This design comes from an exercise in tuning for small area on the open sky130 flow, not from production work.
In this exercise RTL edits were held to simulation tests only and were not proved equivalent to the original.

==> flow/design.v <==
module x1_seq_gen #(
    parameter nGenBit = 8   
) (
    input clk,
    input rst,
    input i_en,    
    input i_load,  
    output reg [nGenBit-1:0] o_seq_bit   
);
  localparam [30:0] INIT = 1;   
  localparam [30:0] PARALLEL_MASK = 35263098;   
  reg [30:0] lfsr;   
  wire [nGenBit-1:0] new_val;
  wire [30+nGenBit:0] concat_new_val_lfsr = {new_val, lfsr};
  wire [30:0] masked_val[0:nGenBit-1];
  wire [nGenBit-1:0] seq_bit;
  genvar gen_index;
  for (gen_index = 0; gen_index < nGenBit; gen_index = gen_index + 1) begin : gen_structure
    assign new_val[gen_index] = (lfsr[gen_index+3] ^ lfsr[gen_index+0]);   
    assign masked_val[gen_index] = (concat_new_val_lfsr[gen_index+30:gen_index+0] & PARALLEL_MASK);
    assign seq_bit[gen_index] = (^(masked_val[gen_index]));
  end
  wire [30:0] next_lfsr = concat_new_val_lfsr[30+nGenBit:nGenBit];
  always @(posedge clk, posedge rst) begin
    if (rst) begin
      lfsr      <= 0;
      o_seq_bit <= 0;
    end else begin
      if (i_load) begin
        lfsr <= INIT;
        o_seq_bit <= seq_bit;
      end else if (i_en) begin
        lfsr      <= next_lfsr;
        o_seq_bit <= seq_bit;
      end
    end
  end
endmodule
module x2_seq_gen #(
    parameter nGenBit = 8   
) (
    input clk,
    input rst,
    input        i_en,     
    input        i_load,   
    input [30:0] i_init,   
    output reg [nGenBit-1:0] o_seq_bit   
);
  localparam [30:0] PARALLEL_MASK = 10031374;   
  reg [30:0] lfsr;   
  wire [nGenBit-1:0] new_val;
  wire [30+nGenBit:0] concat_new_val_lfsr = {new_val, lfsr};
  wire [30:0] masked_val[0:nGenBit-1];
  wire [nGenBit-1:0] seq_bit;
  genvar gen_index;
  for (gen_index = 0; gen_index < nGenBit; gen_index = gen_index + 1) begin : gen_structure
    assign new_val[gen_index] = (lfsr[gen_index+3] ^ lfsr[gen_index+2] ^ lfsr[gen_index+1] ^ lfsr[gen_index+0]);   
    assign masked_val[gen_index] = (concat_new_val_lfsr[gen_index+30:gen_index+0] & PARALLEL_MASK);
    assign seq_bit[gen_index] = (^(masked_val[gen_index]));
  end
  wire [30:0] next_lfsr = concat_new_val_lfsr[30+nGenBit:nGenBit];
  always @(posedge clk, posedge rst) begin
    if (rst) begin
      lfsr      <= 0;
      o_seq_bit <= 0;
    end else begin
      if (i_load) begin
        lfsr <= i_init;
        o_seq_bit <= seq_bit;
      end else if (i_en) begin
        lfsr      <= next_lfsr;
        o_seq_bit <= seq_bit;
      end
    end
  end
endmodule
module c_seq_gen #(
    parameter nGenBit = 8
) (
    input clk,
    input rst,
    input        i_en,     
    input        i_load,   
    input [30:0] i_init,   
    output [nGenBit-1:0]  o_seq_bit,   
    output reg o_valid      
);
  always @(posedge clk, posedge rst) begin
    if (rst) begin
      o_valid <= 0;
    end else begin
      o_valid <= (i_en || i_load);
    end
  end
  wire [nGenBit-1:0] o_seq_bit_x1;
  x1_seq_gen #(
      .nGenBit(nGenBit)
  ) x1_seq_gen_dut (
      .clk(clk),
      .rst   (rst),
      .i_en  (i_en),
      .i_load(i_load),
      .o_seq_bit(o_seq_bit_x1)
  );
  wire [nGenBit-1:0] o_seq_bit_x2;
  x2_seq_gen #(
      .nGenBit(nGenBit)
  ) x2_seq_gen_dut (
      .clk(clk),
      .rst(rst),
      .i_en  (i_en),
      .i_load(i_load),
      .i_init(i_init),
      .o_seq_bit(o_seq_bit_x2)
  );
  assign o_seq_bit = (o_seq_bit_x1 ^ o_seq_bit_x2);
endmodule
module c_seq_gen_control #(
    parameter nGenBit = 8
) (
    input clk,
    input rst,
    input i_start,   
    input i_get,     
    input [30:0] i_init,       
    input [15:0] i_threshold,  
    output [nGenBit-1:0] o_gen_bit,    
    output               o_gen_done,
    output               o_valid
);
  reg [15:0] byte_count;
  wire gen_done = (byte_count > i_threshold);
  assign o_gen_done = (i_threshold == 0) ? 1 : (byte_count >= i_threshold);
  always @(posedge clk, posedge rst) begin
    if (rst) begin
      byte_count <= 0;
    end else begin
      if (i_start) begin
        byte_count <= 0;
      end else begin
        if (gen_done) begin
        end else begin
          byte_count <= byte_count + 1;   
        end
      end
    end
  end
  wire c_seq_gen_en = (i_get || (!gen_done));
  wire c_seq_gen_load = i_start;
  wire c_seq_gen_valid;
  c_seq_gen #(
      .nGenBit(nGenBit)
  ) c_seq_gen_dut (
      .clk(clk),
      .rst(rst),
      .i_en  (c_seq_gen_en),
      .i_load(c_seq_gen_load),
      .i_init(i_init),
      .o_seq_bit(o_gen_bit),
      .o_valid  (c_seq_gen_valid)
  );
  assign o_valid = (c_seq_gen_valid && gen_done);
endmodule
module mod_comb #(
    parameter [ 4:0] DIVIDER         = 12,
    parameter [33:0] ONE_DIV_DIVIDER = 34'h2AAAAAAAA   
) (
    input  [15:0] i_dividend,   
    output [15:0] o_result      
);
  wire [49:0] dividend_div_divider = i_dividend * ((i_dividend == 0) ? ONE_DIV_DIVIDER : ONE_DIV_DIVIDER + 1);   
  wire [12:0] rnd = dividend_div_divider[49:37];   
  wire [15:0] rnd_mul_divider = rnd * DIVIDER;   
  assign o_result = i_dividend - rnd_mul_divider;
endmodule
module bpsk_cyc #(
    parameter CYC_DIV = 24
) (
    input i_b,
    output [4:0] o_cyc_part
);
  localparam P0 = (CYC_DIV * 1 / 4) - (CYC_DIV * 1 / 8);
  localparam P1 = (CYC_DIV * 3 / 4) - (CYC_DIV * 1 / 8);
  reg [4:0] cyc_part;
  always_comb begin
    case (i_b)
      1'b0:    cyc_part = P0;
      1'b1:    cyc_part = P1;
      default: cyc_part = 0;
    endcase
  end
  assign o_cyc_part = cyc_part;
endmodule
module qpsk_cyc #(
    parameter CYC_DIV = 24  
) (
    input [1:0] i_b,   
    output [4:0] o_cyc_part  
);
  localparam P0 = (CYC_DIV * 1 / 4) - (CYC_DIV * 1 / 8);
  localparam P1 = (CYC_DIV * 2 / 4) - (CYC_DIV * 1 / 8);
  localparam P2 = (CYC_DIV * 4 / 4) - (CYC_DIV * 1 / 8);
  localparam P3 = (CYC_DIV * 3 / 4) - (CYC_DIV * 1 / 8);
  reg [4:0] cyc_part;
  always_comb begin
    case (i_b)
      2'b00:   cyc_part = P0;
      2'b01:   cyc_part = P1;
      2'b10:   cyc_part = P2;
      2'b11:   cyc_part = P3;
      default: cyc_part = 0;
    endcase
  end
  assign o_cyc_part = cyc_part;
endmodule
module pi2bpsk_cyc #(
    parameter CYC_DIV = 24
) (
    input        i_b,
    input        i_index_lsb,
    output [4:0] o_cyc_part
);
  localparam P0 = (CYC_DIV * 1 / 4) - (CYC_DIV * 1 / 8);
  localparam P1 = (CYC_DIV * 2 / 4) - (CYC_DIV * 1 / 8);
  localparam P2 = (CYC_DIV * 3 / 4) - (CYC_DIV * 1 / 8);
  localparam P3 = (CYC_DIV * 4 / 4) - (CYC_DIV * 1 / 8);
  reg [4:0] cyc_part;
  always_comb begin
    case ({
      i_b, i_index_lsb
    })
      2'b00:   cyc_part = P0;
      2'b01:   cyc_part = P1;
      2'b10:   cyc_part = P2;
      2'b11:   cyc_part = P3;
      default: cyc_part = 0;
    endcase
  end
  assign o_cyc_part = cyc_part;
endmodule
module varphi12 (
    input [4:0] i_u,   
    input [3:0] i_n,   
    output [PHI_EN_BITS-1:0] o_varphi_n   
);
  localparam PHI_EN_BITS = 02;   
  localparam PHI_EN_NUMS = 12;   
  localparam PHI_EN_NEG_3 = 2'b10;   
  localparam PHI_EN_NEG_1 = 2'b11;   
  localparam PHI_EN_POS_1 = 2'b00;   
  localparam PHI_EN_POS_3 = 2'b01;   
  wire [PHI_EN_NUMS * PHI_EN_BITS-1:0] varphi[0:29];
  assign varphi[0]  = {PHI_EN_NEG_3, PHI_EN_POS_1, PHI_EN_NEG_3, PHI_EN_NEG_3, PHI_EN_NEG_3, PHI_EN_POS_3, PHI_EN_NEG_3, PHI_EN_NEG_1, PHI_EN_POS_1, PHI_EN_POS_1, PHI_EN_POS_1, PHI_EN_NEG_3};
  assign varphi[1]  = {PHI_EN_NEG_3, PHI_EN_POS_3, PHI_EN_POS_1, PHI_EN_NEG_3, PHI_EN_POS_1, PHI_EN_POS_3, PHI_EN_NEG_1, PHI_EN_NEG_1, PHI_EN_POS_1, PHI_EN_POS_3, PHI_EN_POS_3, PHI_EN_POS_3};
  assign varphi[2]  = {PHI_EN_NEG_3, PHI_EN_POS_3, PHI_EN_POS_3, PHI_EN_POS_1, PHI_EN_NEG_3, PHI_EN_POS_3, PHI_EN_NEG_1, PHI_EN_POS_1, PHI_EN_POS_3, PHI_EN_NEG_3, PHI_EN_POS_3, PHI_EN_NEG_3};
  assign varphi[3]  = {PHI_EN_NEG_3, PHI_EN_NEG_3, PHI_EN_NEG_1, PHI_EN_POS_3, PHI_EN_POS_3, PHI_EN_POS_3, PHI_EN_NEG_3, PHI_EN_POS_3, PHI_EN_NEG_3, PHI_EN_POS_1, PHI_EN_NEG_1, PHI_EN_NEG_3};
  assign varphi[4]  = {PHI_EN_NEG_3, PHI_EN_NEG_1, PHI_EN_NEG_1, PHI_EN_POS_1, PHI_EN_POS_3, PHI_EN_POS_1, PHI_EN_POS_1, PHI_EN_NEG_1, PHI_EN_POS_1, PHI_EN_NEG_1, PHI_EN_NEG_3, PHI_EN_POS_1};
  assign varphi[5]  = {PHI_EN_NEG_3, PHI_EN_NEG_3, PHI_EN_POS_3, PHI_EN_POS_1, PHI_EN_NEG_3, PHI_EN_NEG_3, PHI_EN_NEG_3, PHI_EN_NEG_1, PHI_EN_POS_3, PHI_EN_NEG_1, PHI_EN_POS_1, PHI_EN_POS_3};
  assign varphi[6]  = {PHI_EN_POS_1, PHI_EN_NEG_1, PHI_EN_POS_3, PHI_EN_NEG_1, PHI_EN_NEG_1, PHI_EN_NEG_1, PHI_EN_NEG_3, PHI_EN_NEG_1, PHI_EN_POS_1, PHI_EN_POS_1, PHI_EN_POS_1, PHI_EN_NEG_3};
  assign varphi[7]  = {PHI_EN_NEG_1, PHI_EN_NEG_3, PHI_EN_POS_3, PHI_EN_NEG_1, PHI_EN_NEG_3, PHI_EN_NEG_3, PHI_EN_NEG_3, PHI_EN_NEG_1, PHI_EN_POS_1, PHI_EN_NEG_1, PHI_EN_POS_1, PHI_EN_NEG_3};
  assign varphi[8]  = {PHI_EN_NEG_3, PHI_EN_NEG_1, PHI_EN_POS_3, PHI_EN_POS_1, PHI_EN_NEG_3, PHI_EN_NEG_1, PHI_EN_NEG_3, PHI_EN_POS_3, PHI_EN_POS_1, PHI_EN_POS_3, PHI_EN_POS_3, PHI_EN_POS_1};
  assign varphi[9]  = {PHI_EN_NEG_3, PHI_EN_NEG_1, PHI_EN_NEG_1, PHI_EN_NEG_3, PHI_EN_NEG_3, PHI_EN_NEG_1, PHI_EN_NEG_3, PHI_EN_POS_3, PHI_EN_POS_1, PHI_EN_POS_3, PHI_EN_NEG_1, PHI_EN_NEG_3};
  assign varphi[10] = {PHI_EN_NEG_3, PHI_EN_POS_3, PHI_EN_NEG_3, PHI_EN_POS_3, PHI_EN_POS_3, PHI_EN_NEG_3, PHI_EN_NEG_1, PHI_EN_NEG_1, PHI_EN_POS_3, PHI_EN_POS_3, PHI_EN_POS_1, PHI_EN_NEG_3};
  assign varphi[11] = {PHI_EN_NEG_3, PHI_EN_NEG_1, PHI_EN_NEG_3, PHI_EN_NEG_1, PHI_EN_NEG_1, PHI_EN_NEG_3, PHI_EN_POS_3, PHI_EN_POS_3, PHI_EN_NEG_1, PHI_EN_NEG_1, PHI_EN_POS_1, PHI_EN_NEG_3};
  assign varphi[12] = {PHI_EN_NEG_3, PHI_EN_NEG_1, PHI_EN_POS_3, PHI_EN_NEG_3, PHI_EN_NEG_3, PHI_EN_NEG_1, PHI_EN_NEG_3, PHI_EN_POS_1, PHI_EN_NEG_1, PHI_EN_NEG_3, PHI_EN_POS_3, PHI_EN_POS_3};
  assign varphi[13] = {PHI_EN_NEG_3, PHI_EN_POS_1, PHI_EN_NEG_1, PHI_EN_NEG_1, PHI_EN_POS_3, PHI_EN_POS_3, PHI_EN_NEG_3, PHI_EN_NEG_1, PHI_EN_NEG_1, PHI_EN_NEG_3, PHI_EN_NEG_1, PHI_EN_NEG_3};
  assign varphi[14] = {PHI_EN_POS_1, PHI_EN_POS_3, PHI_EN_NEG_3, PHI_EN_POS_1, PHI_EN_POS_3, PHI_EN_POS_3, PHI_EN_POS_3, PHI_EN_POS_1, PHI_EN_NEG_1, PHI_EN_POS_1, PHI_EN_NEG_1, PHI_EN_POS_3};
  assign varphi[15] = {PHI_EN_NEG_3, PHI_EN_POS_1, PHI_EN_POS_3, PHI_EN_NEG_1, PHI_EN_NEG_1, PHI_EN_NEG_3, PHI_EN_NEG_3, PHI_EN_NEG_1, PHI_EN_NEG_1, PHI_EN_POS_3, PHI_EN_POS_1, PHI_EN_NEG_3};
  assign varphi[16] = {PHI_EN_NEG_1, PHI_EN_NEG_1, PHI_EN_NEG_1, PHI_EN_NEG_1, PHI_EN_POS_1, PHI_EN_NEG_3, PHI_EN_NEG_1, PHI_EN_POS_3, PHI_EN_POS_3, PHI_EN_NEG_1, PHI_EN_NEG_3, PHI_EN_POS_1};
  assign varphi[17] = {PHI_EN_NEG_1, PHI_EN_POS_1, PHI_EN_POS_1, PHI_EN_NEG_1, PHI_EN_POS_1, PHI_EN_POS_3, PHI_EN_POS_3, PHI_EN_NEG_1, PHI_EN_NEG_1, PHI_EN_NEG_3, PHI_EN_POS_1, PHI_EN_NEG_3};
  assign varphi[18] = {PHI_EN_NEG_3, PHI_EN_POS_1, PHI_EN_POS_3, PHI_EN_POS_3, PHI_EN_NEG_1, PHI_EN_NEG_1, PHI_EN_NEG_3, PHI_EN_POS_3, PHI_EN_POS_3, PHI_EN_NEG_3, PHI_EN_POS_3, PHI_EN_NEG_3};
  assign varphi[19] = {PHI_EN_NEG_3, PHI_EN_NEG_3, PHI_EN_POS_3, PHI_EN_NEG_3, PHI_EN_NEG_1, PHI_EN_POS_3, PHI_EN_POS_3, PHI_EN_POS_3, PHI_EN_NEG_1, PHI_EN_NEG_3, PHI_EN_POS_1, PHI_EN_NEG_3};
  assign varphi[20] = {PHI_EN_POS_3, PHI_EN_POS_1, PHI_EN_POS_3, PHI_EN_POS_1, PHI_EN_POS_3, PHI_EN_NEG_3, PHI_EN_NEG_1, PHI_EN_POS_1, PHI_EN_POS_3, PHI_EN_POS_1, PHI_EN_NEG_1, PHI_EN_NEG_3};
  assign varphi[21] = {PHI_EN_NEG_3, PHI_EN_POS_3, PHI_EN_POS_1, PHI_EN_POS_3, PHI_EN_NEG_3, PHI_EN_POS_1, PHI_EN_POS_1, PHI_EN_POS_1, PHI_EN_POS_1, PHI_EN_POS_3, PHI_EN_NEG_3, PHI_EN_POS_3};
  assign varphi[22] = {PHI_EN_NEG_3, PHI_EN_POS_3, PHI_EN_POS_3, PHI_EN_POS_3, PHI_EN_NEG_1, PHI_EN_NEG_3, PHI_EN_NEG_3, PHI_EN_NEG_1, PHI_EN_NEG_3, PHI_EN_POS_1, PHI_EN_POS_3, PHI_EN_NEG_3};
  assign varphi[23] = {PHI_EN_POS_3, PHI_EN_NEG_1, PHI_EN_NEG_3, PHI_EN_POS_3, PHI_EN_NEG_3, PHI_EN_NEG_1, PHI_EN_POS_3, PHI_EN_POS_3, PHI_EN_POS_3, PHI_EN_NEG_3, PHI_EN_NEG_1, PHI_EN_NEG_3};
  assign varphi[24] = {PHI_EN_NEG_3, PHI_EN_NEG_1, PHI_EN_POS_1, PHI_EN_NEG_3, PHI_EN_POS_1, PHI_EN_POS_3, PHI_EN_POS_3, PHI_EN_POS_3, PHI_EN_NEG_1, PHI_EN_NEG_3, PHI_EN_POS_3, PHI_EN_POS_3};
  assign varphi[25] = {PHI_EN_NEG_3, PHI_EN_POS_3, PHI_EN_POS_1, PHI_EN_NEG_1, PHI_EN_POS_3, PHI_EN_POS_3, PHI_EN_NEG_3, PHI_EN_POS_1, PHI_EN_NEG_1, PHI_EN_POS_1, PHI_EN_NEG_1, PHI_EN_POS_1};
  assign varphi[26] = {PHI_EN_NEG_1, PHI_EN_POS_1, PHI_EN_POS_3, PHI_EN_NEG_3, PHI_EN_POS_1, PHI_EN_NEG_1, PHI_EN_POS_1, PHI_EN_NEG_1, PHI_EN_NEG_1, PHI_EN_NEG_3, PHI_EN_POS_1, PHI_EN_NEG_1};
  assign varphi[27] = {PHI_EN_NEG_3, PHI_EN_NEG_3, PHI_EN_POS_3, PHI_EN_POS_3, PHI_EN_POS_3, PHI_EN_NEG_3, PHI_EN_NEG_1, PHI_EN_POS_1, PHI_EN_NEG_3, PHI_EN_POS_3, PHI_EN_POS_1, PHI_EN_NEG_3};
  assign varphi[28] = {PHI_EN_POS_1, PHI_EN_NEG_1, PHI_EN_POS_3, PHI_EN_POS_1, PHI_EN_POS_1, PHI_EN_NEG_1, PHI_EN_NEG_1, PHI_EN_NEG_1, PHI_EN_POS_1, PHI_EN_POS_3, PHI_EN_NEG_3, PHI_EN_POS_1};
  assign varphi[29] = {PHI_EN_NEG_3, PHI_EN_POS_3, PHI_EN_NEG_3, PHI_EN_POS_3, PHI_EN_NEG_3, PHI_EN_NEG_3, PHI_EN_POS_3, PHI_EN_NEG_1, PHI_EN_NEG_1, PHI_EN_POS_1, PHI_EN_POS_3, PHI_EN_NEG_3};
  wire [PHI_EN_NUMS*PHI_EN_BITS-1:0] varphi_shift = varphi[i_u] << {i_n, {(PHI_EN_BITS - 1) {1'b0}}};   
  assign o_varphi_n = varphi_shift[PHI_EN_NUMS*PHI_EN_BITS-1:(PHI_EN_NUMS-1)*PHI_EN_BITS];
endmodule
module cyc_24_base_seq (
    input [4:0] i_u,   
    input [3:0] i_n,   
    output [15:0] o_cyc_part_24
);
  localparam PHI_EN_BITS = 02;   
  localparam PHI_EN_NUMS = 12;   
  localparam PHI_EN_NEG_3 = 2'b10;   
  localparam PHI_EN_NEG_1 = 2'b11;   
  localparam PHI_EN_POS_1 = 2'b00;   
  localparam PHI_EN_POS_3 = 2'b01;   
  wire [PHI_EN_BITS-1:0] varphi_n;
  varphi12 varphi12_dut (
      .i_u(i_u),
      .i_n(i_n),
      .o_varphi_n(varphi_n)
  );
  reg signed [15:0] cyc_part_24;
  always_comb begin
    case (varphi_n)
      PHI_EN_NEG_3: cyc_part_24 = +(24 - 9);
      PHI_EN_NEG_1: cyc_part_24 = +(24 - 3);
      PHI_EN_POS_1: cyc_part_24 = +3;
      PHI_EN_POS_3: cyc_part_24 = +9;
      default: cyc_part_24 = 0;
    endcase
  end
  assign o_cyc_part_24 = cyc_part_24;
endmodule
module cyc_24 (
    input [4:0] i_point_index,   
    output signed [15:0] o_point_re,   
    output signed [15:0] o_point_im    
);
  wire signed [15:0] point_im[0:23];
  wire signed [15:0] point_re[0:23];
  assign point_re[0]  = 'b0111111111111111;
  assign point_re[1]  = 'b0111101110100011;
  assign point_re[2]  = 'b0110111011011010;
  assign point_re[3]  = 'b0101101010000010;
  assign point_re[4]  = 'b0100000000000000;
  assign point_re[5]  = 'b0010000100100001;
  assign point_re[6]  = 'b0000000000000000;
  assign point_re[7]  = 'b1101111011011111;
  assign point_re[8]  = 'b1100000000000000;
  assign point_re[9]  = 'b1010010101111110;
  assign point_re[10] = 'b1001000100100110;
  assign point_re[11] = 'b1000010001011101;
  assign point_re[12] = 'b1000000000000000;
  assign point_re[13] = 'b1000010001011101;
  assign point_re[14] = 'b1001000100100110;
  assign point_re[15] = 'b1010010101111110;
  assign point_re[16] = 'b1100000000000000;
  assign point_re[17] = 'b1101111011011111;
  assign point_re[18] = 'b0000000000000000;
  assign point_re[19] = 'b0010000100100001;
  assign point_re[20] = 'b0100000000000000;
  assign point_re[21] = 'b0101101010000010;
  assign point_re[22] = 'b0110111011011010;
  assign point_re[23] = 'b0111101110100011;
  assign point_im[0]  = 'b0000000000000000;
  assign point_im[1]  = 'b0010000100100001;
  assign point_im[2]  = 'b0100000000000000;
  assign point_im[3]  = 'b0101101010000010;
  assign point_im[4]  = 'b0110111011011010;
  assign point_im[5]  = 'b0111101110100011;
  assign point_im[6]  = 'b0111111111111111;
  assign point_im[7]  = 'b0111101110100011;
  assign point_im[8]  = 'b0110111011011010;
  assign point_im[9]  = 'b0101101010000010;
  assign point_im[10] = 'b0100000000000000;
  assign point_im[11] = 'b0010000100100001;
  assign point_im[12] = 'b0000000000000000;
  assign point_im[13] = 'b1101111011011111;
  assign point_im[14] = 'b1100000000000000;
  assign point_im[15] = 'b1010010101111110;
  assign point_im[16] = 'b1001000100100110;
  assign point_im[17] = 'b1000010001011101;
  assign point_im[18] = 'b1000000000000000;
  assign point_im[19] = 'b1000010001011101;
  assign point_im[20] = 'b1001000100100110;
  assign point_im[21] = 'b1010010101111110;
  assign point_im[22] = 'b1100000000000000;
  assign point_im[23] = 'b1101111011011111;
  assign o_point_re   = point_re[i_point_index];
  assign o_point_im   = point_im[i_point_index];
endmodule
module cyc_24_pucch1_spread (
    input clk,
    input rst,
    input i_start,
    input i_next,
    input [2:0] i_nSF,
    input [2:0] i_occi,
    output     [4:0] o_wi_phi,
    output           o_done,
    output reg       o_valid,
    output reg       o_is_supported
);
  reg [2:0] m;
  reg [4:0] wi_phi;
  reg [5:0] next_wi_phi;
  reg [3:0] amplifier;
  wire done = (m >= i_nSF - 1);
  wire [2:0] nSF_4_LUT[0:3];   
  assign nSF_4_LUT[0] = 3'b000;
  assign nSF_4_LUT[1] = 3'b101;
  assign nSF_4_LUT[2] = 3'b110;
  assign nSF_4_LUT[3] = 3'b011;
  wire [2:0] nSF_4_phi_arr = nSF_4_LUT[i_occi[1:0]];
  wire [3:0] nSF_4_phi = nSF_4_phi_arr[m[1:0]] ? 12 : 0;
  always_comb begin
    if (i_nSF == 4) begin
      next_wi_phi = nSF_4_phi;
    end else begin
      next_wi_phi = wi_phi + i_occi * amplifier;
      if (next_wi_phi >= 24) next_wi_phi = next_wi_phi - 24;
    end
  end
  always_comb begin
    o_is_supported = 1;
    case (i_nSF)
      1: amplifier = 0;
      2: amplifier = 12;
      3: amplifier = 8;
      4: amplifier = 6;
      6: amplifier = 4;
      default: begin
        amplifier = 0;
        o_is_supported = 0;
      end
    endcase
  end
  always @(posedge clk, posedge rst) begin
    if (rst) begin
      m       <= 0;
      o_valid <= 0;
      wi_phi  <= 0;
    end else begin
      if (i_start) begin
        m       <= 0;
        o_valid <= 1;
        wi_phi  <= 0;
      end else if (i_next) begin
        if (!done) begin
          m       <= m + 1;
          o_valid <= 1;
          wi_phi  <= next_wi_phi;
        end else begin
          o_valid <= 0;
        end
      end else begin
        o_valid <= 0;
      end
    end
  end
  assign o_wi_phi = wi_phi;
  assign o_done   = done;
endmodule
module scrambler (
    input clk,
    input rst,
    input i_start,
    input i_uciCW,
    input i_uciCW_valid,
    output           o_scramble_start,   
    output reg       o_scramble_get,
    input      [7:0] i_scramble_byte,
    input            i_scramble_valid,
    output reg o_scrambled_bit,
    output reg o_scrambled_bit_valid,
    output     [1:0] o_scrambled_2bit,
    output reg       o_scrambled_2bit_valid,
    output     o_valid,   
    output reg o_done
);
  reg [2:0] count;
  localparam MAX_COUNT = 8;
  wire done_count = (count >= MAX_COUNT - 1);
  reg uciCW;
  reg [2:0] scramble_bit_index;
  reg uciCW_valid_d;
  wire i_scramble_bit = i_scramble_byte[scramble_bit_index];
  wire scrambled_uciCW = (uciCW ^ i_scramble_bit);
  reg [1:0] scrambled_uciCW_buff;
  always @(posedge clk, posedge rst) begin
    if (rst) begin
      uciCW                <= 0;
      o_done               <= 0;
      count                <= 0;
      o_scramble_get       <= 0;
      scramble_bit_index   <= 0;
    end else begin
      if (i_start) begin
        uciCW                <= 0;
        o_done               <= 0;
        count                <= 0;
        o_scramble_get       <= 0;
        scramble_bit_index   <= 0;
      end else begin
        if (i_uciCW_valid) begin
          uciCW              <= i_uciCW;
          scramble_bit_index <= count;
          o_scramble_get     <= done_count;
          count              <= count + 1;
          if (done_count) count <= 0;
        end
      end
    end
  end
  wire [7:0] scramble_byte = i_scramble_byte;
  always @(posedge clk, posedge rst) begin
    if (rst) begin
      scrambled_uciCW_buff   <= 0;
      o_scrambled_2bit_valid <= 0;
      o_scrambled_bit        <= 0;
      uciCW_valid_d          <= 0;
      o_scrambled_bit_valid  <= 0;
    end else begin
      scrambled_uciCW_buff   <= {scrambled_uciCW, scrambled_uciCW_buff[1]};
      o_scrambled_2bit_valid <= (scramble_bit_index[0] && uciCW_valid_d);   
      o_scrambled_bit        <= scrambled_uciCW;
      uciCW_valid_d          <= i_uciCW_valid;
      o_scrambled_bit_valid  <= uciCW_valid_d;
    end
  end
  assign o_scrambled_2bit = scrambled_uciCW_buff;
  assign o_scramble_start = i_start;
  assign o_valid = 1'b0;
endmodule
module pucch #(
    parameter UNKNOWN = 16   
) (
    input clk,
    input rst,
    input [2:0] i_pucch_format,   
    input i_start,
    input [3:0] i_symStart,   
    input [3:0] i_nPUCCHSym,  
    input [1:0] i_ack,     
    input [1:0] i_lenACK,  
    input i_sr,     
    input i_lenSR,  
    input [3:0] i_m0,      
    input [7:0] i_nslot,   
    input [9:0] i_nid,     
    input [UNKNOWN-1:0] i_occi,
    input [       15:0] i_rnti,          
    input               i_uciCW,         
    input               i_uciCW_valid,   
    input [        2:0] i_sf,            
    input [UNKNOWN-1:0] i_nIRB,          
    input [4:0] i_Mrb,           
    input       i_pi2bpsk_qpsk,  
    output [4*16-1:0] o_pucch_re,   
    output [4*16-1:0] o_pucch_im,   
    output reg        o_valid,      
    output            o_done        
);
  localparam [3:0] nSlotSymb = 14;   
  localparam [3:0] nRBSC = 12;   
  localparam [3:0] nRE = 8;   
  reg        index_odd;
  reg        spread_start;
  reg        spread_next;
  reg        alpha_start;
  reg        alpha_get;
  wire       alpha_valid;
  wire       scrambler_start;
  wire       scrambler_get;
  wire       scrambler_scrambed_bit;
  wire       scrambler_scrambed_bit_valid;
  wire [1:0] scrambler_scrambed_2bit;
  wire       scrambler_scrambed_2bit_valid;
  wire       scrambler_valid;
  wire       scrambler_done;
  reg  [15:0] c_seq_gen_threshold;   
  reg         c_seq_gen_start;   
  reg         c_seq_gen_get;   
  reg  [30:0] c_seq_gen_cinit;
  wire [ 7:0] c_seq_gen_byte;
  wire        c_seq_gen_valid;
  wire        c_seq_gen_done;
  reg [UNKNOWN-1:0] nIRB;   
  always_comb begin : sel_nIRB
    case (i_pucch_format)
      0, 1:    nIRB = 0;   
      2, 3, 4: nIRB = i_nIRB;
      default: nIRB = 0;
    endcase
  end
  wire mint = 5 * nIRB;
  reg [4:0] Mrb;
  always_comb begin : sel_Mrb
    case (i_pucch_format)
      0, 1:    Mrb = 1;   
      2, 3:    Mrb = i_Mrb;   
      4:       Mrb = 1;
      default: Mrb = 0;
    endcase
  end
  reg [4:0] wn_index;
  reg [2:0] nRepeat;
  always_comb begin : sel_nRepeat
    case (sf)
      2:       nRepeat = 4;
      4:       nRepeat = 2;
      default: nRepeat = 0;
    endcase
  end
  reg [7:0] Msc;   
  always_comb begin : sel_Msc
    case (i_pucch_format)
      0, 1:    Msc = Mrb * nRBSC;
      2, 3, 4: Msc = Mrb * nRE;
      default: Msc = 0;
    endcase
  end
  wire [3:0] symStart = i_symStart;
  wire [3:0] nPUCCHSym = i_nPUCCHSym;
  wire [2:0] nSF = nPUCCHSym[3:1];   
  wire [1:0] ack = i_ack;
  wire [1:0] lenACK = i_lenACK;
  wire       sr = i_sr;
  wire       lenSR = i_lenSR;
  wire [3:0] m0 = i_m0;
  reg  [3:0] mcs;
  always_comb begin : sel_mcs
    case (i_pucch_format)
      0:          mcs = F0_csTable(ack, lenACK, sr, lenSR);
      1, 2, 3, 4: mcs = 0;
      default:    mcs = 0;
    endcase
  end
  wire [7:0] nslot = i_nslot;
  wire [9:0] nid = i_nid;
  wire [UNKNOWN-1:0] occi = i_occi;
  wire [15:0] rnti = i_rnti;
  wire [1:0] uciCW = i_uciCW;
  wire [2:0] sf = i_sf;
  wire [UNKNOWN-1:0] n0 = i_occi;
  localparam v = 0;   
  wire [15:0] u;   
  localparam DIVIDER_30 = 30;
  localparam ONE_DIV_DIVIDER_30 = 34'h111111111;
  mod_comb #(
      .DIVIDER        (DIVIDER_30),
      .ONE_DIV_DIVIDER(ONE_DIV_DIVIDER_30)
  ) mod_comb_30 (
      .i_dividend({6'd0, nid}),
      .o_result  (u)
  );
  wire       pucch_empty_seq = ((lenACK == 0) && ((lenSR == 0) || (sr == 0)));
  reg  [1:0] uciIn;
  reg  [1:0] lenUCI;
  always_comb begin : sel_UCI
    uciIn  = 0;
    lenUCI = 0;
    if (!pucch_empty_seq) begin
      if (lenACK == 0) begin   
        uciIn  = 0;
        lenUCI = 1;
      end else begin   
        uciIn  = ack;
        lenUCI = lenACK;
      end
    end
  end
  localparam CYC_DIV = 24;
  reg       b_bpsk;   
  reg       b_pi2bpsk;   
  reg       pi2bpsk_lsb;   
  reg [1:0] b_qpsk;   
  always_comb begin : sel_modulation_input
    b_bpsk      = 0;
    b_pi2bpsk   = 0;
    pi2bpsk_lsb = 0;
    b_qpsk      = 0;
    case (i_pucch_format)
      1: begin
        b_bpsk = uciIn[0];
        b_qpsk = {uciIn[1], uciIn[0]};
      end
      2: begin
        b_qpsk = scrambler_scrambed_2bit;
      end
      3, 4: begin
        pi2bpsk_lsb = index_odd;
        if (i_pi2bpsk_qpsk) b_pi2bpsk = scrambler_scrambed_bit;
        else b_qpsk = scrambler_scrambed_2bit;
      end
      default: begin
      end
    endcase
  end
  wire [4:0] d_bpsk;   
  bpsk_cyc #(
      .CYC_DIV(CYC_DIV)
  ) bpsk_cyc_24 (
      .i_b       (b_bpsk),
      .o_cyc_part(d_bpsk)
  );
  wire [4:0] d_qpsk;   
  qpsk_cyc #(
      .CYC_DIV(CYC_DIV)
  ) qpsk_cyc_24 (
      .i_b       (b_qpsk),
      .o_cyc_part(d_qpsk)
  );
  wire [4:0] d_pi2bpsk;   
  pi2bpsk_cyc #(
      .CYC_DIV(CYC_DIV)
  ) pi2bpsk_cyc_dut (
      .i_b        (b_pi2bpsk),
      .i_index_lsb(pi2bpsk_lsb),
      .o_cyc_part (d_pi2bpsk)
  );
  reg [4:0] cyc_24_modulation;   
  always_comb begin : sel_modulation_output
    cyc_24_modulation = 0;
    case (i_pucch_format)
      1: begin
        case (lenUCI)
          1: cyc_24_modulation = d_bpsk;
          2: cyc_24_modulation = d_qpsk;
          default: cyc_24_modulation = 0;
        endcase
      end
      2: begin
        cyc_24_modulation = d_qpsk;
      end
      3, 4: begin
        if (i_pi2bpsk_qpsk) begin
          cyc_24_modulation = d_pi2bpsk;
        end else begin
          cyc_24_modulation = d_qpsk;
        end
      end
      default: begin
      end
    endcase
  end
  localparam sIDLE = 0;   
  localparam sSTART_ALPHA = 1;   
  localparam sNEXT_ALPHA = 2;   
  localparam sGEN_SEQUENCE = 3;   
  localparam sGEN_F2 = 10;   
  localparam sDONE = 15;
  reg [3:0] cstate, nstate;
  reg [15:0] alpha_index;   
  reg [15:0] get_alpha;   
  reg [15:0] seq_index;   
  reg done_next_alpha;
  reg done_gen_sequence;
  wire seq_tail = (seq_index == nRBSC - 1);
  always_comb begin
    case (i_pucch_format)
      0: begin
        done_next_alpha   = (alpha_index >= symStart);
        done_gen_sequence = (get_alpha >= nPUCCHSym);
      end
      1: begin
        done_next_alpha   = (alpha_index >= symStart) && (alpha_index[0] != symStart[0]);
        done_gen_sequence = (get_alpha >= nSF);
      end
      default: begin
        done_next_alpha   = 0;
        done_gen_sequence = 0;
      end
    endcase
  end
  always @(posedge clk, posedge rst) begin : fsm_seq
    if (rst) begin
      cstate      <= sIDLE;
      alpha_index <= 0;
      get_alpha   <= 0;
      seq_index   <= 0;
      index_odd   <= 0;
    end else begin
      cstate <= nstate;
      case (cstate)
        sIDLE: begin
          if (i_start) index_odd <= 0;
        end
        sSTART_ALPHA: begin
          alpha_index <= 0;
          get_alpha   <= 0;
        end
        sNEXT_ALPHA: begin
          if (alpha_valid) begin
            alpha_index <= alpha_index + 1;
            seq_index   <= 0;
            if (done_next_alpha) get_alpha <= get_alpha + 1;
          end
        end
        sGEN_SEQUENCE: begin
          seq_index <= seq_index + 1;
        end
        sGEN_F2: begin
          case (i_pucch_format)
            3, 4: begin
              if (i_start) begin
                index_odd <= 0;
              end else if (i_pi2bpsk_qpsk) begin
                if (scrambler_scrambed_bit_valid) index_odd <= !index_odd;
              end else begin
                if (scrambler_scrambed_2bit_valid) index_odd <= !index_odd;
              end
            end
            default: begin
            end
          endcase
        end
        sDONE: begin
        end
        default: begin
          cstate <= sIDLE;   
        end
      endcase
    end
  end
  always_comb begin : fsm_comb
    nstate       = cstate;
    alpha_start  = 0;
    alpha_get    = 0;
    spread_start = 0;
    spread_next  = seq_tail;
    case (cstate)
      sIDLE: begin
        if (i_start) begin
          case (i_pucch_format)
            0, 1: nstate = (pucch_empty_seq ? sDONE : sSTART_ALPHA);
            2, 3, 4: nstate = sGEN_F2;
            default: nstate = cstate;
          endcase
        end
      end
      sSTART_ALPHA: begin
        nstate = sNEXT_ALPHA;
        alpha_start = 1;
        spread_start = 1;
      end
      sNEXT_ALPHA: begin
        alpha_get = 1;
        if (alpha_valid) begin
          if (done_next_alpha) begin
            nstate = sGEN_SEQUENCE;
            alpha_get = 0;
          end
        end
      end
      sGEN_SEQUENCE: begin
        if (seq_index >= nRBSC - 1) begin
          nstate = done_gen_sequence ? sDONE : sNEXT_ALPHA;
        end
      end
      sGEN_F2: begin
        if (i_start) begin
          case (i_pucch_format)
            0, 1: nstate = (pucch_empty_seq ? sDONE : sSTART_ALPHA);
            2, 3, 4: nstate = sGEN_F2;
            default: nstate = sIDLE;
          endcase
        end
      end
      sDONE: begin
        nstate = sIDLE;
      end
      default: begin
      end
    endcase
  end
  assign o_done = (cstate == sDONE);
  always_comb begin
    o_valid = 0;
    case (i_pucch_format)
      0, 1: begin
        o_valid = (cstate == sGEN_SEQUENCE);
      end
      2: begin
        o_valid = scrambler_scrambed_2bit_valid;
      end
      3, 4: begin
        o_valid = i_pi2bpsk_qpsk ? scrambler_scrambed_bit_valid : scrambler_scrambed_2bit_valid;
      end
      default: begin
      end
    endcase
  end
  wire [4:0] spread_wi_phi_cyc_24;
  wire spread_done;
  wire spread_valid;
  wire spread_is_supported;
  cyc_24_pucch1_spread cyc_24_spread_dut (
      .clk(clk),
      .rst(rst),
      .i_start(spread_start),
      .i_next (spread_next),
      .i_nSF  (nSF),
      .i_occi (occi),
      .o_wi_phi      (spread_wi_phi_cyc_24),
      .o_done        (spread_done),
      .o_valid       (spread_valid),
      .o_is_supported(spread_is_supported)
  );
  wire [7:0] scrambler_byte = c_seq_gen_byte;
  scrambler scrambler_dut (
      .clk(clk),
      .rst(rst),
      .i_start(i_start),
      .i_uciCW(i_uciCW),
      .i_uciCW_valid(i_uciCW_valid),
      .o_scramble_start(scrambler_start),
      .o_scramble_get  (scrambler_get),
      .i_scramble_byte (scrambler_byte),
      .i_scramble_valid(scrambler_valid),
      .o_scrambled_bit      (scrambler_scrambed_bit),
      .o_scrambled_bit_valid(scrambler_scrambed_bit_valid),
      .o_scrambled_2bit      (scrambler_scrambed_2bit),
      .o_scrambled_2bit_valid(scrambler_scrambed_2bit_valid),
      .o_valid(scrambler_valid),
      .o_done (scrambler_done)
  );
  always_comb begin
    case (i_pucch_format)
      0, 1: begin
        c_seq_gen_cinit     = {21'b0, nid};
        c_seq_gen_threshold = nSlotSymb * nslot;
        c_seq_gen_start     = alpha_start;
        c_seq_gen_get       = alpha_get;
      end
      2, 3, 4: begin
        c_seq_gen_cinit     = {rnti, 5'd0, nid};
        c_seq_gen_threshold = 0;
        c_seq_gen_start     = scrambler_start;
        c_seq_gen_get       = scrambler_get;
      end
      default: begin
        c_seq_gen_cinit     = 0;
        c_seq_gen_threshold = 0;
        c_seq_gen_start     = 0;
        c_seq_gen_get       = 0;
      end
    endcase
  end
  c_seq_gen_control #(
      .nGenBit(8)
  ) c_seq_gen_control_dut (
      .clk(clk),
      .rst(rst),
      .i_start    (c_seq_gen_start),
      .i_get      (c_seq_gen_get),
      .i_init     (c_seq_gen_cinit),
      .i_threshold(c_seq_gen_threshold),
      .o_gen_bit (c_seq_gen_byte),
      .o_valid   (c_seq_gen_valid),
      .o_gen_done(c_seq_gen_done)
  );
  wire        alpha_can_get = c_seq_gen_done;
  assign      alpha_valid = c_seq_gen_valid;
  wire [ 7:0] ncs = c_seq_gen_byte;
  wire [15:0] sum_params = (m0 + mcs + mint + ncs);
  wire [15:0] alpha_cyc_12;   
  wire [15:0] alpha_cyc_24 = (alpha_cyc_12 << 1);
  localparam DIVIDER_12 = 12;
  localparam ONE_DIV_DIVIDER_12 = 34'h2AAAAAAAA;
  mod_comb #(
      .DIVIDER        (DIVIDER_12),
      .ONE_DIV_DIVIDER(ONE_DIV_DIVIDER_12)
  ) mod_comb_12 (
      .i_dividend(sum_params),
      .o_result  (alpha_cyc_12)
  );
  wire [ 4:0] base_seq_u = u;
  wire [ 3:0] base_seq_n = seq_index;
  wire [15:0] base_seq_cyc_24;
  cyc_24_base_seq cyc_24_base_seq_dut (
      .i_u(base_seq_u),
      .i_n(base_seq_n),
      .o_cyc_part_24(base_seq_cyc_24)
  );
  wire [15:0] lowPAPRS_cyc_24 = (alpha_cyc_24 * base_seq_n) + base_seq_cyc_24;
  reg [4*16-1:0] point_cyc_24_no_mod_24;
  always_comb begin : sel_cyc_24_input
    point_cyc_24_no_mod_24 = 0;
    case (i_pucch_format)
      0: point_cyc_24_no_mod_24[15:0] = lowPAPRS_cyc_24;   
      1: begin
        if (spread_is_supported) point_cyc_24_no_mod_24[15:0] = spread_wi_phi_cyc_24 + cyc_24_modulation + lowPAPRS_cyc_24;
        else point_cyc_24_no_mod_24[15:0] = 0;
      end
      2, 3, 4: begin
        point_cyc_24_no_mod_24[15:0]  = cyc_24_modulation + spread_wn_cyc_24[0];
        point_cyc_24_no_mod_24[31:16] = cyc_24_modulation + spread_wn_cyc_24[1];
        point_cyc_24_no_mod_24[47:32] = cyc_24_modulation + spread_wn_cyc_24[2];
        point_cyc_24_no_mod_24[63:48] = cyc_24_modulation + spread_wn_cyc_24[3];
      end
      default: begin
        point_cyc_24_no_mod_24 = 0;
      end
    endcase
  end
  reg [5*4-1:0] spread_wn_i_cyc_24;
  wire [4:0] spread_wn_cyc_24[0:3];
  always_comb begin
    case (i_pucch_format)
      2:       spread_wn_i_cyc_24 = F2_orthogonal(sf, n0[1:0], nIRB[1:0]);
      3, 4:    spread_wn_i_cyc_24 = F34_blockWiseSpreading(sf, occi[2:0]);
      default: spread_wn_i_cyc_24 = 0;
    endcase
  end
  genvar wn_i_index;
  for (wn_i_index = 0; wn_i_index < 4; wn_i_index = wn_i_index + 1) begin : gen_parallel_pucch_234
    assign spread_wn_cyc_24[wn_i_index] = spread_wn_i_cyc_24[(wn_i_index+1)*5-1:wn_i_index*5];
    localparam DIVIDER_24 = 24;
    localparam ONE_DIV_DIVIDER_24 = 34'h155555555;
    wire        [15:0] point_cyc_24;
    wire signed [15:0] point_re;
    wire signed [15:0] point_im;
    mod_comb #(
        .DIVIDER        (DIVIDER_24),
        .ONE_DIV_DIVIDER(ONE_DIV_DIVIDER_24)
    ) mod_comb_24 (
        .i_dividend(point_cyc_24_no_mod_24[wn_i_index*16+:16]),
        .o_result  (point_cyc_24)
    );
    cyc_24 cyc_24_dut (
        .i_point_index(point_cyc_24[4:0]),
        .o_point_re(point_re),
        .o_point_im(point_im)
    );
    assign o_pucch_re[wn_i_index*16+:16] = point_re;
    assign o_pucch_im[wn_i_index*16+:16] = point_im;
  end   
  function [3:0] F0_csTable;
    input [1:0] ack;
    input [1:0] lenACK;
    input sr;
    input lenSR;
    begin
      if (lenACK == 0) begin   
        F0_csTable = 0;
      end else if ((lenSR == 0) || (sr == 0)) begin
        if (lenACK == 1) begin   
          case (ack[0])
            0: F0_csTable = 0;
            1: F0_csTable = 6;
            default: F0_csTable = 4'd0;
          endcase
        end else begin   
          case ({
            ack[0], ack[1]
          })
            0: F0_csTable = 0;
            1: F0_csTable = 3;
            2: F0_csTable = 9;
            3: F0_csTable = 6;
            default: F0_csTable = 4'd0;
          endcase
        end
      end else begin
        if (lenACK == 1) begin   
          case (ack[0])
            0: F0_csTable = 3;
            1: F0_csTable = 9;
            default: F0_csTable = 4'd0;
          endcase
        end else begin   
          case ({
            ack[0], ack[1]
          })
            0: F0_csTable = 1;
            1: F0_csTable = 4;
            2: F0_csTable = 10;
            3: F0_csTable = 7;
            default: F0_csTable = 4'd0;
          endcase
        end
      end
    end
  endfunction
  function [5*4-1:0] F2_orthogonal;
    input [2:0] sf;   
    input [1:0] n0;   
    input [1:0] nIRB;   
    reg [1:0] n;
    begin
      n = (n0 + nIRB);
      if (sf == 2) n = {1'b0, n[0]};   
      case (sf)
        0:       F2_orthogonal = {5'd0, 5'd0, 5'd0, 5'd00};   
        2: begin
          case (n)
            0: F2_orthogonal = {5'd0, 5'd0, 5'd00, 5'd00};
            1: F2_orthogonal = {5'd0, 5'd0, 5'd12, 5'd00};
            default: F2_orthogonal = 20'd0;
          endcase
        end
        4: begin
          case (n)
            0:       F2_orthogonal = {5'd00, 5'd00, 5'd00, 5'd00};
            1:       F2_orthogonal = {5'd12, 5'd00, 5'd12, 5'd00};
            2:       F2_orthogonal = {5'd12, 5'd12, 5'd00, 5'd00};
            3:       F2_orthogonal = {5'd00, 5'd12, 5'd12, 5'd00};
            default: F2_orthogonal = 20'd0;
          endcase
        end
        default: F2_orthogonal = 20'd0;
      endcase
    end
  endfunction
  function [5*4-1:0] F34_blockWiseSpreading;
    input [2:0] sf;
    input [2:0] occi;
    begin
      case (sf)
        0: F34_blockWiseSpreading = {5'd0, 5'd0, 5'd0, 5'd0};   
        1: F34_blockWiseSpreading = {5'd0, 5'd0, 5'd0, 5'd0};   
        2: begin
          case (occi)
            0: F34_blockWiseSpreading = {5'd0, 5'd0, 5'd0, 5'd0};
            1: F34_blockWiseSpreading = {5'd0, 5'd0, 5'd12, 5'd0};
            default: F34_blockWiseSpreading = 20'd0;
          endcase
        end
        4: begin
          case (occi)
            0: F34_blockWiseSpreading = {5'd00, 5'd00, 5'd00, 5'd00};
            1: F34_blockWiseSpreading = {5'd06, 5'd12, 5'd18, 5'd00};
            2: F34_blockWiseSpreading = {5'd12, 5'd00, 5'd12, 5'd00};
            3: F34_blockWiseSpreading = {5'd18, 5'd12, 5'd06, 5'd0};
            default: F34_blockWiseSpreading = 20'd0;
          endcase
        end
        default: F34_blockWiseSpreading = 20'd0;
      endcase
    end
  endfunction
endmodule
==> flow/run.sh <==
#!/bin/bash
# synth_recipe.tcl (not shown) runs the flow's synth.tcl, then flattens the netlist and writes it again
# the make line also repeats each setting of config.mk as NAME=value (left out here)
make -C /OpenROAD-flow-scripts/flow DESIGN_CONFIG=/design/flow/config.mk WORK_HOME=/design/flow/orfs CLKGATE_MAP_FILE= SYNTH_SCRIPT=/design/flow/synth_recipe.tcl finish
==> flow/config.mk <==
export PLATFORM = sky130hd
export DESIGN_NAME = pucch
export DESIGN_NICKNAME = pucch
export VERILOG_FILES = /design/flow/design.v
export SDC_FILE = /design/flow/constraint.sdc
export NUM_CORES = 4
export LEC_CHECK = 0
export CAP_MARGIN = 20
export CORE_MARGIN = 2
export CORE_UTILIZATION = 40
export SLEW_MARGIN = 20
==> flow/constraint.sdc <==
create_clock -name core_clock -period 45.0 [get_ports {clk}]
set_input_delay 9.0000 -clock core_clock [delete_from_list [all_inputs] [get_ports {clk}]]
set_output_delay 9.0000 -clock core_clock [all_outputs]
set_load 0.01 [all_outputs]
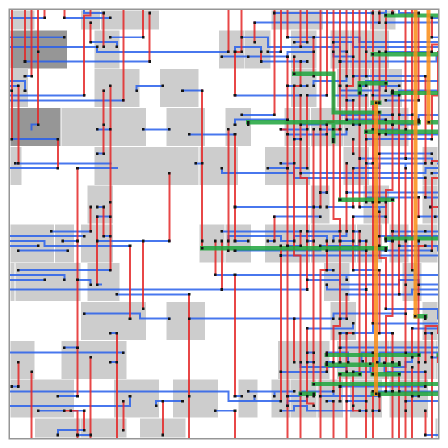
(zoomed window)
Window x 53 to 83, y 53 to 83 um. Cells in grey, sequential cells in the stronger grey; small squares are vias.
layer	colour
M2	red
M3	green
M4	orange
M1	blue
most frequent	o21ai_0 (8), nand3_1 (6)
cells with their middle in the window	67
sequential cells in the window	0

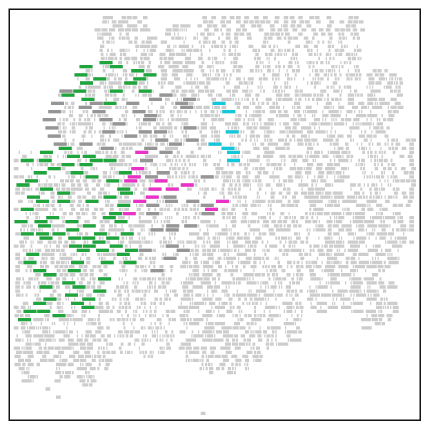
(flops by top-level scope)
Drawn at 1.5 px/um. Other sequential cells in the stronger grey, the rest of the logic in the fainter grey.
scope	colour	sequential cells
`cyc_24_spread_dut`	cyan	7
`c_seq_gen_control_dut`	green	95
`scrambler_dut`	magenta	13
not coloured	53
area enclosed by the die boundary: 0.0746 sq mm
post-route core utilization: 44.8%
fin cells: 4,524

==> flow_summary.yaml <==
outcome:
  outcome: "timing/DRC/antenna clean"
synthesis:
  synthDominantAreaCellType: "ha_1"
  synth_enable_flop_cells: 0
  dominant_combinational_cell_family_by_area_after_synthesis: "adder cells"
  synth_top_cell_area_share_pct: 18.1
  simple_gate_share_of_the_synthesized_area_pct: 15.9
  synthDistinctLibCells: 112
  netlist_area_sq_mm: 0.0290
  post_synth_xor_area_fraction_pct: 9.20
  synth_sequential_area_ratio_pct: 14.5
  post_synth_fa_ha_maj_area_fraction_pct: 31.7
  synth.area.top_cells: "ha_1, dfrtp_1, fa_1"
  synth_ff_type: "dfrtp_1"
  syn_avg_cell_area_sq_um: 8.25
  synth-warning-count: 14
  synthesis.instances: 3508
  ys_async_sr_fraction_pct: 100
  synth_register_bits: 168
  complex_gate_fraction_of_the_synthesized_area_pct: 17.1
  muxShareOfSynthArea_pct: 2.33
global_routing:
  grt.met2_usage_pct: 31.9
  met3_usage_pct: 1.94
  grt.total_usage_pct: 19.3
  largest_net_degree_at_the_start_of_global_routing: 95
  global_routing_met1_resource_utilization_pct: 27.3
  grt_pass1_wl_um: 120000
  initial_antenna_violation_count: 4
  most_utilized_layer_in_the_global_route_result: "met2"
  grt_overflow_total: 0
  number_of_global_route_vias_before_repair: 23600
finish:
  area_share_nonclk_buffers_pct: 6.95
  num_antenna_cells: 2
  biggest_regs: "c_seq_gen_control_dut.c_seq_gen_dut.x1_seq_gen_dut.lfsr x31, c_seq_gen_control_dut.c_seq_gen_dut.x2_seq_gen_dut.lfsr x31"
  area_of_combinational_cells_with_multiple_inputs_sq_mm: 0.0222
  fraction_of_area_in_multi_input_gates_pct: 69.3
  area.sequential_sq_mm: 0.00420
  seq_cell_count: 168
  postLayoutCellArea_sq_mm: 0.0320
  seq_share_pct: 13.1
  n_clock_buffer: 19
  layout.nets: 4275
  clock_network_area_fraction_pct: 1.76
  n_fill_cell: 7213
  largest_class: "multi-input combinational cells"
  comb.multi_input.count: 2706
  n_all_inverters: 438
  area_growth_syn_to_layout_pct: 10.7
  buffers_excl_clock: 228
  drive_gt1_share_pct: 4.76
run:
  max_cap_viol_count: 0
setup_path:
  ff2ff_path_depth: 16
  setup.worst_path.end_class: "primary output"
  kind_of_critical_path: "in2out"
  regToRegStartpoint: "c_seq_gen_control_dut.byte_count[2]$_DFFE_PP0P_"
  critical_path.max_fanout: 15
  cpLargestDelayFamily: "adder cells"
  master_of_the_slowest_instance_on_the_critical_path: "clkdlybuf4s50_1"
  critPathMostFrequentCell: "fa_1"
  setup.worst_path.start: "i_pucch_format[0]"
  cpPeakStageDelay_ps: 730
  cp_num_buf_inv: 12
  path_depth: 89
  crit_path_end: "o_pucch_im[12]"
  worst-r2r-setup-slack_ps: 40630
  timing.critical_path.arrival_ps: 32990
  worstPathRequired_ps: 36000
  timing.critical_path.from_type: "primary input"
floorplanning:
  core.rowCount: 98
  floorplan.initialDensity_pct: 40.4
  pin_count: 231
  floorplan.tapcells: 950
  floorplan.core_area_sq_mm: 0.0716
detailed_routing:
  viasPerCell: 5.38
  drt_first_pass_iters: 8
  final_antenna_net_count: 0
  wl_per_cell_um: 16.0
  drtIter0Drc: 1726
  drt_wl_total_um: 72400
  vias: 24400
  drt_drc_violations_left: 0
timing:
  finalHoldViolations: 0
  maxClockFrequency_ghz: 0.0238
  setup-violations-final: 0
  unrepaired_setup_endpoints_after_global_routing: "false"
  fin_skew_ps: 11.9
  worst_slew_margin_rel_pct: 28.2
  worst_hold_slack_ps: 366
  final.period_utilization_pct: 93.3
  max_slew.worst_pin.slew_ps: 1070
  final-max-slew-violation-count: 0
clocking:
  postCtsSetupRepairBufs: 0
  clock_tree.buffer_depth: 2
  htree_num_levels: 4
  clock_net_sink_count: 168
  hold_buffers: 0
  clock_latency_ps: 440
  postCtsResizedCells: 0
  cts_made_buffers: 17
  cts_root_buf: "clkbuf_16"
  tritoncts: "built"
  clkSlewWorstSetupHoldPaths_ps: 70
placement:
  place.detailed.hpwl_um: 56700
  dpl_worst_slack_ps: 2990
  dp.cells: 4489
  final_replace_weighted_congestion: 0.870
  post_dp_cell_area_sq_mm: 0.0315
worst_hold_path:
  min_path_cells: 0
  min-delay-start: "scrambler_dut.uciCW_valid_d$_DFF_PP0_"
  hold_path_class: "reg2reg"
  hold_end: "scrambler_dut.o_scrambled_bit_valid$_DFF_PP0_"
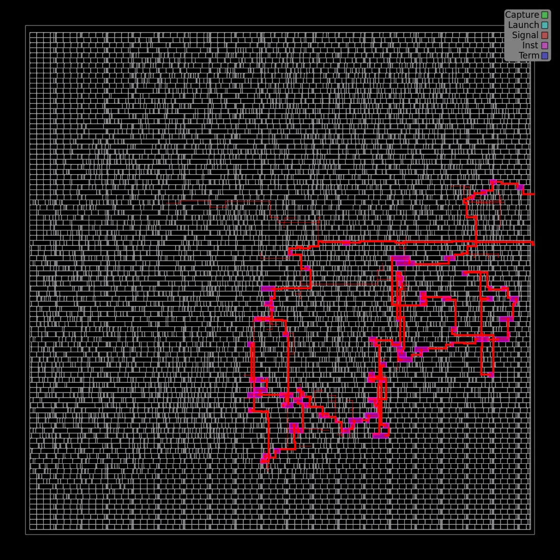
(critical path on the layout)
post-layout min period: 41,990 ps
setup TNS: 0 ps
Setup WS post-layout: 3010 ps

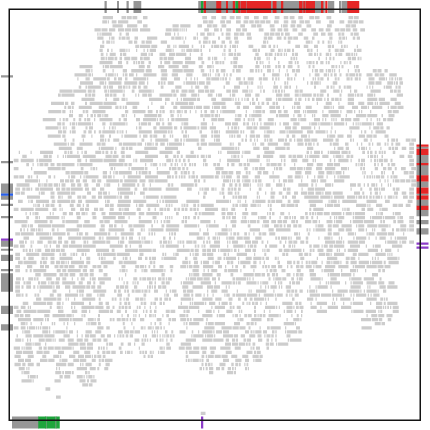
(pin map)
Drawn at 1.5 px/um. Pins as bars across the die edge, other pins in grey.
port	colour	pins	direction	edge
`i_m0`	purple	4	input	2 right, 1 left, 1 bottom
`i_occi`	green	16	input	13 bottom, 3 top
`o_pucch_im`	red	64	output	49 top, 15 right
`o_done`	blue	1	output	left
all pins by edge	117 top, 42 right, 37 left, 35 bottom
I/O Buffers: 198
Die X: 273 um
Die H: 273 um

[cell usage after synthesis (all sizes together), types with 22 or more instances]
cell    count
nor3       66
clkbuf    132
and2       38
dfrtp     168
nand2     353
fa        195
nand4      24
mux2i      27
a21o       57
a211oi     27
inv       431
ha        420
nor2      227
o21ai     169
nand3      86
mux2       34
a31oi      26
xnor2     217
xor2       70
o211ai     22
buf        82
nand2b     26
nor4       26
o22ai      74
and3       29
nor2b      29
a21oi     162
[cell usage in the layout, fill, tap and decap left out, types with 38 or more instances in the layout]
cell type / instances
ha_1: 420
clkdlybuf4s50_1: 198
dfrtp_1: 168
and2_1: 38
nor3_1: 62
a21o_1: 57
inv_1: 428
nor2_1: 221
o22ai_1: 72
fa_1: 195
nand2_1: 352
xnor2_1: 211
xor2_1: 67
a21oi_1: 159
nand3_1: 85
o21ai_0: 157
[per-layer routing]
layer | vias to the layer above | part of all wire (%)
li1 | 12100 | -
met4 | 6 | 1.8
met1 | 11600 | 47
met3 | 91 | 4.5
met2 | 560 | 46
met5 | - | 0.047

-- re-timing with driven ports --
The results above use ideal ports. As a check the final layout listed here was re-extracted and re-timed, cells and wires unchanged.
Step 1 assumes that a clkbuf_16 drives the clock port and a buf_2 every other input.
Step 2 also shifts input and output timing later by t, the mid clock arrival at the registers, as if the neighbouring blocks saw the same clock.
a / b / c = no drivers / after step 1 / after step 2; a / b = the first two.
t (ns): 0.482
setup WS [ns]: 3.006 / 2.927 / 2.927
latest minus earliest clock arrival (ns): 0.012 / 0.012
worst data-port slew with drivers (ns): 0.13
After both steps this run still meets setup and hold. For this run, drivers alone change the setup slack by -0.079 ns; drivers and shift together by -0.079 ns.
